From an optimization exercise on the open Yosys and OpenROAD flow, aimed at small area, a short achievable clock period and few clock cycles; shortcuts taken in it are not production practice.
In this exercise RTL edits were held to simulation tests only and were not proved equivalent to the original.
The series may have gaps, and a smaller design here may also do less where the tests do not look.
No activity file was given, so power comes from the tool's default toggle rates.

==> flow/design.v <==
`timescale 1ns/1ps
package nn_pkg;
 localparam int K_SIZE = 3;
 localparam int PROD_W = 17;
 localparam int ACC_CONV_W = PROD_W + $clog2(K_SIZE*K_SIZE);
 localparam int RES_W = ACC_CONV_W + 1;
 localparam int W_W = 8;
 localparam int ACC_FC_W = 40;
 localparam int SHIFT_NORM = 6;
endpackage
`timescale 1ns/1ps
module window_gen_3x3_flat #(
 parameter int IMG_W = 8,
 parameter int IMG_H = 8
)(
 input logic clk,
 input logic rst,
 input logic in_valid,
 input logic signed [8:0] in_pixel,
 output logic win_valid,
 output logic [80:0] win_flat,  
 output logic [$clog2(IMG_W)-1:0] out_x,
 output logic [$clog2(IMG_H)-1:0] out_y
);
 logic signed [8:0] line1 [0:IMG_W-1];
 logic signed [8:0] line2 [0:IMG_W-1];
 logic signed [8:0] s0[0:2], s1[0:2], s2[0:2];
 int unsigned x, y;
 integer k;
 task automatic put9(input int idx, input logic signed [8:0] val);
 begin
 win_flat[idx*9 +: 9] <= val;
 end
 endtask
 always_ff @(posedge clk) begin
 if (rst) begin
 x <= 0; y <= 0;
 win_valid <= 0;
 out_x <= '0; out_y <= '0;
 win_flat <= '0;
 for (k = 0; k < IMG_W; k = k + 1) begin
 line1[k] <= '0;
 line2[k] <= '0;
 end
 for (k = 0; k < 3; k = k + 1) begin
 s0[k] <= '0; s1[k] <= '0; s2[k] <= '0;
 end
 end else begin
 win_valid <= 0;
 if (in_valid) begin
 s0[0] <= s0[1]; s0[1] <= s0[2]; s0[2] <= line2[x];
 s1[0] <= s1[1]; s1[1] <= s1[2]; s1[2] <= line1[x];
 s2[0] <= s2[1]; s2[1] <= s2[2]; s2[2] <= in_pixel;
 line2[x] <= line1[x];
 line1[x] <= in_pixel;
 if (y >= 2 && x >= 2) begin
 put9(0, s0[1]); put9(1, s0[2]); put9(2, line2[x]);
 put9(3, s1[1]); put9(4, s1[2]); put9(5, line1[x]);
 put9(6, s2[1]); put9(7, s2[2]); put9(8, in_pixel);
 win_valid <= 1;
 out_x <= x - 2;
 out_y <= y - 2;
 end
 if (x == IMG_W-1) begin
 x <= 0;
 if (y != IMG_H-1) y <= y + 1;
 else y <= 0;
 end else begin
 x <= x + 1;
 end
 end
 end
 end
endmodule
`timescale 1ns/1ps
import nn_pkg::*;
module nn_block_flat #(
 parameter int SHIFT_NORM = nn_pkg::SHIFT_NORM
)(
 input logic clk,
 input logic rst,
 input logic [80:0] win_flat,
 input logic signed [7:0] k00, k01, k02,
 input logic signed [7:0] k10, k11, k12,
 input logic signed [7:0] k20, k21, k22,
 input logic signed [7:0] bias,
 input logic signed [7:0] scale,
 input logic signed [7:0] offset,
 input logic signed [W_W-1:0] w0,
 input logic signed [W_W-1:0] w1,
 input logic signed [W_W-1:0] w2,
 output logic signed [RES_W-1:0] conv_result,
 output logic signed [RES_W-1:0] norm_result,
 output logic signed [ACC_FC_W-1:0] acc0,
 output logic signed [ACC_FC_W-1:0] acc1,
 output logic signed [ACC_FC_W-1:0] acc2
);
 function automatic logic signed [8:0] pix(input int idx);
 begin
 pix = $signed(win_flat[idx*9 +: 9]);
 end
 endfunction
 integer signed sum_temp;
 integer signed sum_next;
 always_comb begin
 sum_temp =
 pix(0)*k00 + pix(1)*k01 + pix(2)*k02 +
 pix(3)*k10 + pix(4)*k11 + pix(5)*k12 +
 pix(6)*k20 + pix(7)*k21 + pix(8)*k22;
 sum_next = (sum_temp <<< 1) + $signed(bias);
 end
 logic signed [RES_W-1:0] conv_reg;
 always_ff @(posedge clk) begin
 if (rst) conv_reg <= '0;
 else conv_reg <= sum_next[RES_W-1:0];
 end
 always_ff @(posedge clk) begin
 if (rst) conv_result <= '0;
 else conv_result <= conv_reg;
 end
 localparam int PROD_W = RES_W + 8;
 logic signed [PROD_W-1:0] prod;
 integer signed prod_shifted;
 integer signed sum_off;
 integer signed norm_next;
 always_comb begin
 prod = $signed(conv_reg) * $signed(scale);
 if (SHIFT_NORM > 0) prod_shifted = $signed(prod) >>> SHIFT_NORM;
 else if (SHIFT_NORM < 0) prod_shifted = $signed(prod) <<< (-SHIFT_NORM);
 else prod_shifted = $signed(prod);
 sum_off = prod_shifted + $signed(offset);
 norm_next = (sum_off < 0) ? 0 : sum_off;
 end
 always_ff @(posedge clk) begin
 if (rst) norm_result <= '0;
 else norm_result <= norm_next[RES_W-1:0];
 end
 always_comb begin
 acc0 = $signed(norm_result) * $signed(w0);
 acc1 = $signed(norm_result) * $signed(w1);
 acc2 = $signed(norm_result) * $signed(w2);
 end
endmodule
`timescale 1ns/1ps
import nn_pkg::*;
module nn_image_top #(
 parameter int IMG_W = 8,
 parameter int IMG_H = 8
)(
 input logic clk,
 input logic rst,
 input logic in_valid,
 input logic signed [8:0] in_pixel,
 input logic signed [7:0] k00, k01, k02,
 input logic signed [7:0] k10, k11, k12,
 input logic signed [7:0] k20, k21, k22,
 input logic signed [7:0] bias,
 input logic signed [7:0] scale,
 input logic signed [7:0] offset,
 input logic signed [W_W-1:0] w0,
 input logic signed [W_W-1:0] w1,
 input logic signed [W_W-1:0] w2,
 output logic out_valid,
 output logic signed [RES_W-1:0] conv_result,
 output logic signed [RES_W-1:0] norm_result,
 output logic signed [ACC_FC_W-1:0] acc0,
 output logic signed [ACC_FC_W-1:0] acc1,
 output logic signed [ACC_FC_W-1:0] acc2,
 output logic [$clog2(IMG_W)-1:0] out_x,
 output logic [$clog2(IMG_H)-1:0] out_y
);
 logic win_valid;
 logic [80:0] win_flat;  
 logic [$clog2(IMG_W)-1:0] win_x;
 logic [$clog2(IMG_H)-1:0] win_y;
 window_gen_3x3_flat #(
 .IMG_W(IMG_W),
 .IMG_H(IMG_H)
 ) u_win (
 .clk (clk),
 .rst (rst),
 .in_valid (in_valid),
 .in_pixel (in_pixel),
 .win_valid(win_valid),
 .win_flat (win_flat),
 .out_x (win_x),
 .out_y (win_y)
 );
 nn_block_flat #(
 .SHIFT_NORM(SHIFT_NORM)
 ) u_core (
 .clk (clk),
 .rst (rst),
 .win_flat (win_flat),
 .k00(k00), .k01(k01), .k02(k02),
 .k10(k10), .k11(k11), .k12(k12),
 .k20(k20), .k21(k21), .k22(k22),
 .bias (bias),
 .scale (scale),
 .offset (offset),
 .w0(w0),
 .w1(w1),
 .w2(w2),
 .conv_result(conv_result),
 .norm_result(norm_result),
 .acc0(acc0),
 .acc1(acc1),
 .acc2(acc2)
 );
 logic [1:0] vpipe;
 logic [$clog2(IMG_W)-1:0] x_pipe0, x_pipe1;
 logic [$clog2(IMG_H)-1:0] y_pipe0, y_pipe1;
 always_ff @(posedge clk) begin
 if (rst) begin
 vpipe <= 2'b00;
 x_pipe0 <= '0; x_pipe1 <= '0;
 y_pipe0 <= '0; y_pipe1 <= '0;
 end else begin
 vpipe <= {vpipe[0], win_valid};
 if (win_valid) begin
 x_pipe0 <= win_x;
 y_pipe0 <= win_y;
 end
 x_pipe1 <= x_pipe0;
 y_pipe1 <= y_pipe0;
 end
 end
 assign out_valid = vpipe[1];
 assign out_x = x_pipe1;
 assign out_y = y_pipe1;
endmodule
==> flow/run.sh <==
#!/bin/bash
# synth_recipe.tcl (not shown) runs the flow's synth.tcl, then flattens the netlist and writes it again
# the make line also repeats each setting of config.mk as NAME=value (left out here)
make -C /OpenROAD-flow-scripts/flow DESIGN_CONFIG=/design/flow/config.mk WORK_HOME=/design/flow/orfs CLKGATE_MAP_FILE= SYNTH_SCRIPT=/design/flow/synth_recipe.tcl finish
==> flow/config.mk <==
export PLATFORM = sky130hd
export DESIGN_NAME = nn_image_top
export DESIGN_NICKNAME = nn_image_top
export VERILOG_FILES = /design/flow/design.v
export SDC_FILE = /design/flow/constraint.sdc
export NUM_CORES = 4
export LEC_CHECK = 0
export CAP_MARGIN = 20
export CORE_MARGIN = 2
export CORE_UTILIZATION = 40
export SLEW_MARGIN = 20
==> flow/constraint.sdc <==
create_clock -name core_clock -period 12.0 [get_ports {clk}]
set_input_delay 2.4000 -clock core_clock [delete_from_list [all_inputs] [get_ports {clk}]]
set_output_delay 2.4000 -clock core_clock [all_outputs]
set_load 0.01 [all_outputs]
### M4 wires, run 1

Drawn at 1 px/um. Supply wires on this layer in grey. Cells faint in the background.
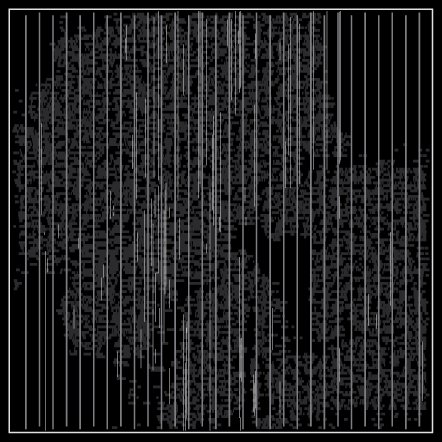
- wire length on this layer: 6050 um
- nets with wire on the layer: 66

### Layout detail, run 1

Region (201, 285) to (221, 305) um. Cells in grey, sequential cells in the stronger grey; small squares are vias.
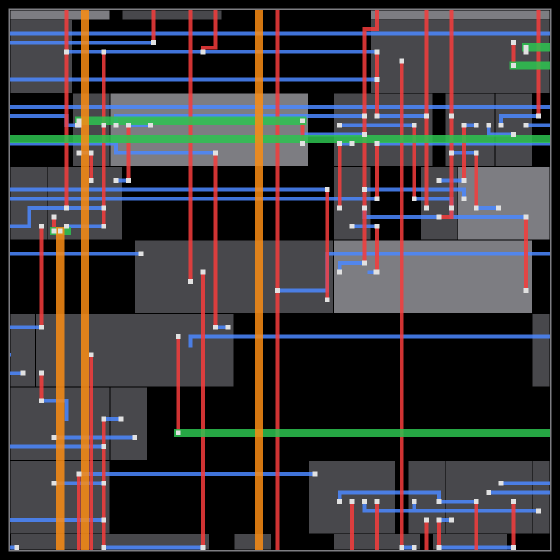
- red: M2
- green: M3
- orange: M4
- blue: M1
- netlist names of flops here include: u_win.s1 (2)
- sequential cells in the window: 2
- most frequent: fa_1 (5), nor2_1 (3)
- cells with their middle in the window: 20

### Hierarchy map of the flops, run 1

Drawn at 1 px/um. Other sequential cells in the stronger grey, the rest of the logic in the fainter grey.
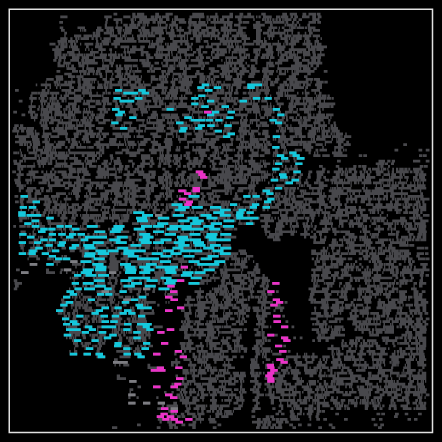
- cyan: u_win (placed flops 350)
- magenta: u_core (placed flops 66)
- not coloured: 17

### The clock tree on the layout, run 1

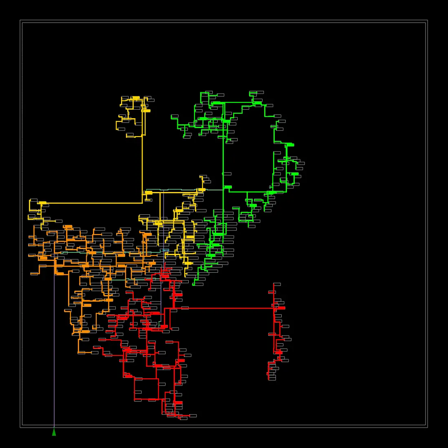
Max H-tree Level: 2
Num CTS Buffers: 48
FF+latch count: 433
root buffer cell: clkbuf_16
number of clock sinks: 433

==> impl_metrics.yaml, run 1 <==
finish:
  multi_input_area_share_pct: 68.5
  drive_gt1_share_pct: 3.04
  dominant_cells: "multi-input combinational cells"
  regArea_um2: 10100
  layout_commonest_cell: "inv_1"
  multiInputGateArea_um2: 52700
  reg_top3: "u_win.win_flat: 81 flops, u_win.line1: 72 flops, u_win.line2: 72 flops"
  multi_input_cells: 5240
  nNetsFinal: 9605
  final_cell_mix: "inv_1 (1565), fa_1 (1227), and2_1 (803)"
  design_area_um2: 76800
  fin_cells: 10042
  antenna_cells: 11
  finish.utilization_pct: 44.2
  nNonClkBuffers: 379
  seq_share_pct: 13.2
cts:
  postCtsHoldBufs: 0
  cts_setup_buffers: 0
  clkTransAtPathRegs_ns: 0.06
  cts_tree: "yes"
logic_synthesis:
  ys_seq_area_share_pct: 14.5
  synth_top_area_share_pct: 35.2
  async_flop_share_pct: 0
  synth_top_area_cell: "fa_1"
  synth_edf_count: 144
  ys_ff_latch: 433
  synth.most_common_cell: "inv_1"
  yosysWarnings: 6
  synth_common_cells: "inv_1 (1565), fa_1 (1227), and2_1 (803), nand2_1 (601), ha_1 (579)"
  avgSynthCellArea_um2: 9.28
die:
  design.die.area_um2: 178000
  core_um2: 174000
  fp-row-count: 153
  fp.dieH_um: 422
  tapCellCount: 2325
timing:
  fin_tns_setup_ns: 0
  rsz0062_at_grt: "false"
  slew_headroom_pct: 23.0
  tightest_slew_ns: 1.13
  final_max_slew_viol_count: 0
  clock.fmax_ghz: 0.0877
  finalSetupViolCount: 0
  whs_ns: 0.439
global_routing:
  track_usage_pct: 20.1
  grt_pass1_wl_um: 287000
  grt_max_degree: 88
  grt_pass1_vias: 52624
  antenna_found_initial: 15
pwr:
  power_mw: 20.8
  ir_worst_vdd_v: 0.000378
  powerDensity_nw_per_um2: 270
worst_hold_path:
  hp-class: "reg2reg"
  hold_depth: 2
  hp-start: "u_win.s2[1][2]"
  holdPathEnd: "u_win.win_flat[56]"
placement:
  place_congestion: 0.949
  place_hpwl_um: 145000
setup_path:
  arrival_ns: 9.00
  ff2ff_path_depth: 35
  critPathKind: "in2out"
  worstPathRequired_ns: 9.60
  cp-endpoint: "acc0[37]"
  cp-end-kind: "output pin"
  r2r-start: "u_win.win_flat[77]"
  crit_path_start_kind: "input pin"
  r2r_end: "u_core.conv_reg[21]"
detailed_routing:
  ant_nets: 0
  wirelength_um: 176000
  first_pass_iters: 5
status:
  outcome: "no timing/DRC/antenna violations"
job:
  maxCapViolCount: 0
Testbench counts for the RTL of run 1, summed over its fixed seeds: cycles 8,216.
## run 1: per-layer routing
metal | track usage [%] | share of wire (%)
met1 | 25.9 | 43
met5 | 0 | 0.024
met2 | 35.4 | 50
met3 | 1.97 | 4.1
met4 | 6.27 | 3.4
## run 1: critical path, cell delays in order
cell	delay [ns]
clkdlybuf4s50_1	0.83
and2_1	0.35
fa_1	0.48
inv_1	0.05
fa_1	0.49
fa_1	0.49
inv_1	0.05
fa_1	0.43
ha_1	0.34
o21a_1	0.15
o21ai_0	0.12
or3_1	0.44
or4b_1	0.59
nand3_1	0.18
a311o_1	0.27
a221o_1	0.19
a21oi_1	0.11
xnor2_1	0.22
buf_4	0.23
clkdlybuf4s50_1	0.56
## run 1: cell families after synthesis
family	Yosys count	share of synthesized area (%)
flops	433	14.5
xor+xnor	373	4.68
mux	99	2.07
compound gates	642	6.04
fa+ha+maj	1806	45.6
simple gates	2320	17.0
buf+inv	1843	10.2
## run 1: where the power goes
part	switching [mW]	leakage (nW)	internal [mW]
logic	9.42	31.1	8.00
clock network	0.637	0.809	0.912
registers	0.108	3.85	1.67
total	10.2	35.7	10.6
## Run 2: large edit since run 1, in outline
flow/design.v: 231 -> 4527 lines; modules unchanged: 0
  nn_image_top: edited, 86 -> 4511 lines
  nn_fa: new, 4 lines
  nn_bsel: new, 3 lines
  nn_ha: new, 4 lines
  removed: window_gen_3x3_flat, nn_block_flat
==> module nn_bsel as of run 2 <==
module nn_bsel (input logic one, two, neg, a, b, output logic e);
 assign e = ((one & a) | (two & b)) ^ neg;
endmodule
==> module nn_ha as of run 2 <==
module nn_ha (input logic a, b, output logic s, co);
 assign s = a ^ b;
 assign co = a & b;
endmodule
==> module nn_fa as of run 2 <==
module nn_fa (input logic a, b, c, output logic s, co);
 assign s = a ^ b ^ c;
 assign co = (a & b) | (a & c) | (b & c);
endmodule
--- a/flow/config.mk
+++ b/flow/config.mk
@@ -10,2 +10,3 @@
 export CORE_UTILIZATION = 40
 export SLEW_MARGIN = 20
+export SYNTH_HIERARCHICAL = 1
==> run 2 against run 1 <==
Still clean. Clock skew rose by 0.038 ns. First-iteration DRC count down 12%. Non-clock buffer count down 7. Critical path depth decreased by 19. Sequential share of layout area rose by 20 points. Synthesized area fell by 18%. Maximum frequency rose to 2.7 times the previous value. Sequential power grew to 3.2 times the previous value. Design area fell by 13%. Total power increased by 1.1%. Flip-flop and latch count rose by 603. Largest cell class unchanged. Largest power group unchanged.
==> impl_metrics.yaml, run 2 <==
status:
  outcome: "no timing/DRC/antenna violations"
logic_synthesis:
  synth_top_area_cell: "dfxtp_1"
  ys_seq_area_share_pct: 39.0
  yosysWarnings: 17
  synth_ff_type: "dfxtp_1"
  async_flop_share_pct: 0
  synth_common_cells: "dfxtp_1 (874), xnor2_1 (792), a22oi_2 (648), fa_1 (556), ha_1 (237)"
  ys_ff_latch: 1036
  avgSynthCellArea_um2: 13.4
  synth_top_area_share_pct: 30.5
  synth.most_common_cell: "dfxtp_1"
die:
  fp.dieH_um: 383
  core_um2: 142000
  tapCellCount: 1890
  design.die.area_um2: 146000
  ioPinCount: 303
  fp-row-count: 138
setup_path:
  cp-endpoint: "acc2[31]"
  crit_chain: "clkdlybuf4s50_1"
  arrival_ns: 1.86
  crit_path_start_kind: "flop"
  cp-end-kind: "output pin"
  max_stage_delay_ns: 0.62
  path_delay_family: "buffers and inverters"
  ff2ff_path_depth: 7
  cp_num_cells: 1
  r2r_end: "negcnt[1]"
  crit_slowest_cell: "clkdlybuf4s50_1"
  worstPathRequired_ns: 9.60
  r2r-start: "kb0_neg[3]"
  critPathKind: "reg2out"
pwr:
  internal_power_mw: 12.4
  pwr-share-clk_pct: 17.3
  power-top-group: "combinational cells"
  powerDensity_nw_per_um2: 313
  clk-power_mw: 3.63
  power_frac_comb_pct: 55.4
  p_comb_mw: 11.6
  p_seq_mw: 5.72
  ir_worst_vdd_v: 0.000322
  seq_power_share_pct: 27.3
  p_sw_share_pct: 40.7
  net-switching-power_mw: 8.54
global_routing:
  antenna_found_initial: 2
  track_usage_pct: 20.4
  grt_max_degree: 78
  grt_pass1_vias: 36831
timing:
  whs_ns: 0.295
  slew_headroom_pct: 32.5
  tightest_slew_ns: 1.01
  final_max_slew_viol_count: 0
  clock.fmax_ghz: 0.235
  fin_tns_setup_ns: 0
  clock_skew_ns: 0.0591
  rsz0062_at_grt: "false"
cts:
  cts_root_buf: "clkbuf_16"
  postCtsHoldBufs: 0
  cts_tree: "yes"
  ctsLongestPathBuffers: 3
  cts_setup_buffers: 0
  clkTransAtPathRegs_ns: 0.06
finish:
  finish.utilization_pct: 47.2
  antenna_cells: 0
  multi_input_area_share_pct: 51.3
  reg_top3: "SR: 162 flops, conv_d: 84 flops, norm_d: 42 flops"
  final_cell_mix: "dfxtp_1 (871), xnor2_1 (792), a22oi_2 (648)"
  multiInputGateArea_um2: 34400
  nNonClkBuffers: 372
  dominant_cells: "multi-input combinational cells"
  multi_input_cells: 3108
  regArea_um2: 22400
  drive_gt1_share_pct: 19.3
  layout_commonest_cell: "dfxtp_1"
  seq_share_pct: 33.4
detailed_routing:
  wirelength_um: 149000
  first_pass_iters: 7
  ant_nets: 0
worst_hold_path:
  hp-class: "reg2reg"
  holdPathEnd: "conv_d[3][10]"
  hold_depth: 0
job:
  maxCapViolCount: 0
placement:
  place_hpwl_um: 110000
Testbench counts for the RTL of run 2, summed over its fixed seeds: cycles 8,256.
-- run 2: cell count changes in the layout (fill, tap and decap cells not counted), moves of 352 or more --
cell / change
a22oi_2: +648
and2_1: -794
dfxtp_1: +583
fa_1: -671
inv_1: -1470
nand2_1: -490
nor2_1: -352
xnor2_1: +546
-- run 2: per-stage QoR --
stage	total power, mW	cells	setup WS (ns)
after floorplan	13.4	4293	7.32
after global routing	22.8	6717	7.61
after detailed placement	17.6	6501	8.47
final	21.0	6717	7.74
after global placement	17.3	6501	8.50
after CTS	21.3	6717	7.65
-- run 2: cells by family after synthesis --
family | share of synthesized area, %
flip-flops | 39.0
AO/OA/AOI/OAI | 18.1
XOR/XNOR | 13.3
adder cells (fa/ha/maj) | 24.6
AND/OR/NAND/NOR | 3.67
buffers and inverters | 1.21
other | 0.0131
multiplexers | 0.0175
-- run 2: metal layers --
metal	wire length (um)	part of all wire [%]	vias to the layer above	track usage [%]
li1	-	-	16007	-
met2	72800	49	858	34.5
met1	64900	44	17845	26.8
met4	4650	3.1	0	6.56
met3	6710	4.5	234	3.28
met5	0	0	-	0
### Sequential cells grouped by signal name, run 2

Drawn at 1 px/um. Other sequential cells in the stronger grey, the rest of the logic in the fainter grey.
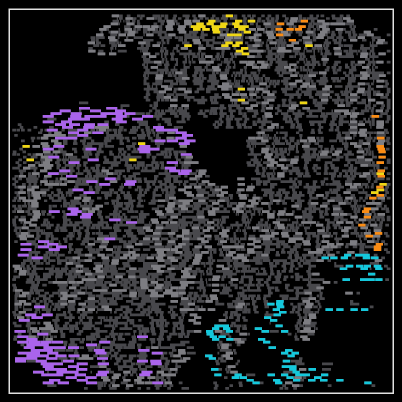
- yellow: norm_d (placed flops 42)
- purple: SR (placed flops 162)
- orange: a0_q (placed flops 29)
- cyan: conv_d (placed flops 84)

### The clock tree on the layout, run 2

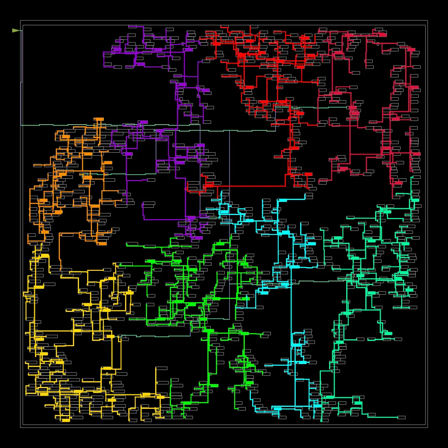
Max H-tree Level: 3
FF+latch count: 1036
Num CTS Buffers: 116
number of clock sinks: 1036

### Wires at chosen ports, followed through buffers, run 2

Drawn at 1.5 px/um.
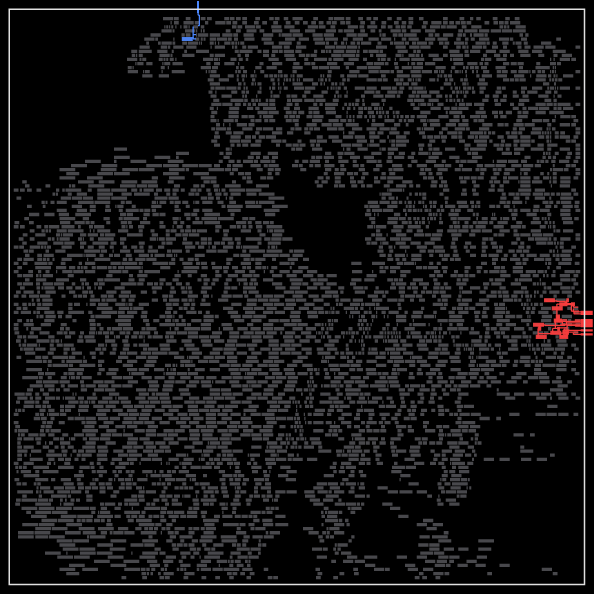
- red: w0 (bits 8; direction input; edge east; end cells 18; buffers 8; wire 298 um)
- blue: out_valid (bits 1; direction output; edge north; end cells 1; buffers 1; wire 24.3 um)

### M4 wires, run 2

Drawn at 1 px/um. Supply wires on this layer in grey. Cells faint in the background.
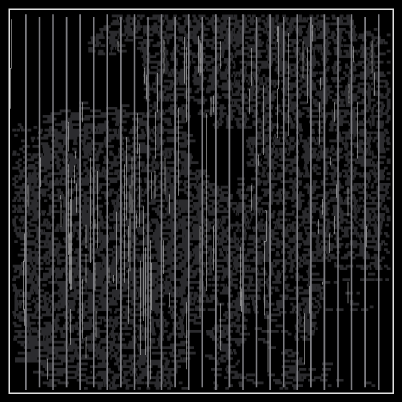
- nets with wire on the layer: 56
- share of all routed wire: 3.1%
- longest straight run: 178 um

==> afterwards: timing with drivers on the ports <==
The results above use ideal ports. As a check the final layouts listed here were re-extracted and re-timed, cells and wires unchanged. Step 1 (the two cells are an assumption about what drives the block):
set clk [get_ports {clk}]
set_driving_cell -lib_cell sky130_fd_sc_hd__clkbuf_16 $clk
set_driving_cell -lib_cell sky130_fd_sc_hd__buf_2 [delete_from_list [all_inputs] $clk]
Step 2 times the ports against the registers' clock, not the clock port: input delays grow and output delays shrink by t, the midpoint of the rising clock arrivals with the driver on. Three values: no drivers, after step 1, after step 2; two values: the first two.
| run | shift t [ns] | slack for setup (ns) | worst setup path after step 2 |
|---|---|---|---|
| run 1 | 0.655 | 0.600 / 0.574 / 0.048 | input to register |
| run 2 | 0.806 | 7.739 / 7.667 / 8.464 | input to register |
After both steps setup and hold are still met in every run listed. The setup slack of run 1, which loses most, moves by -0.026 ns with the drivers and by -0.552 ns with both steps.
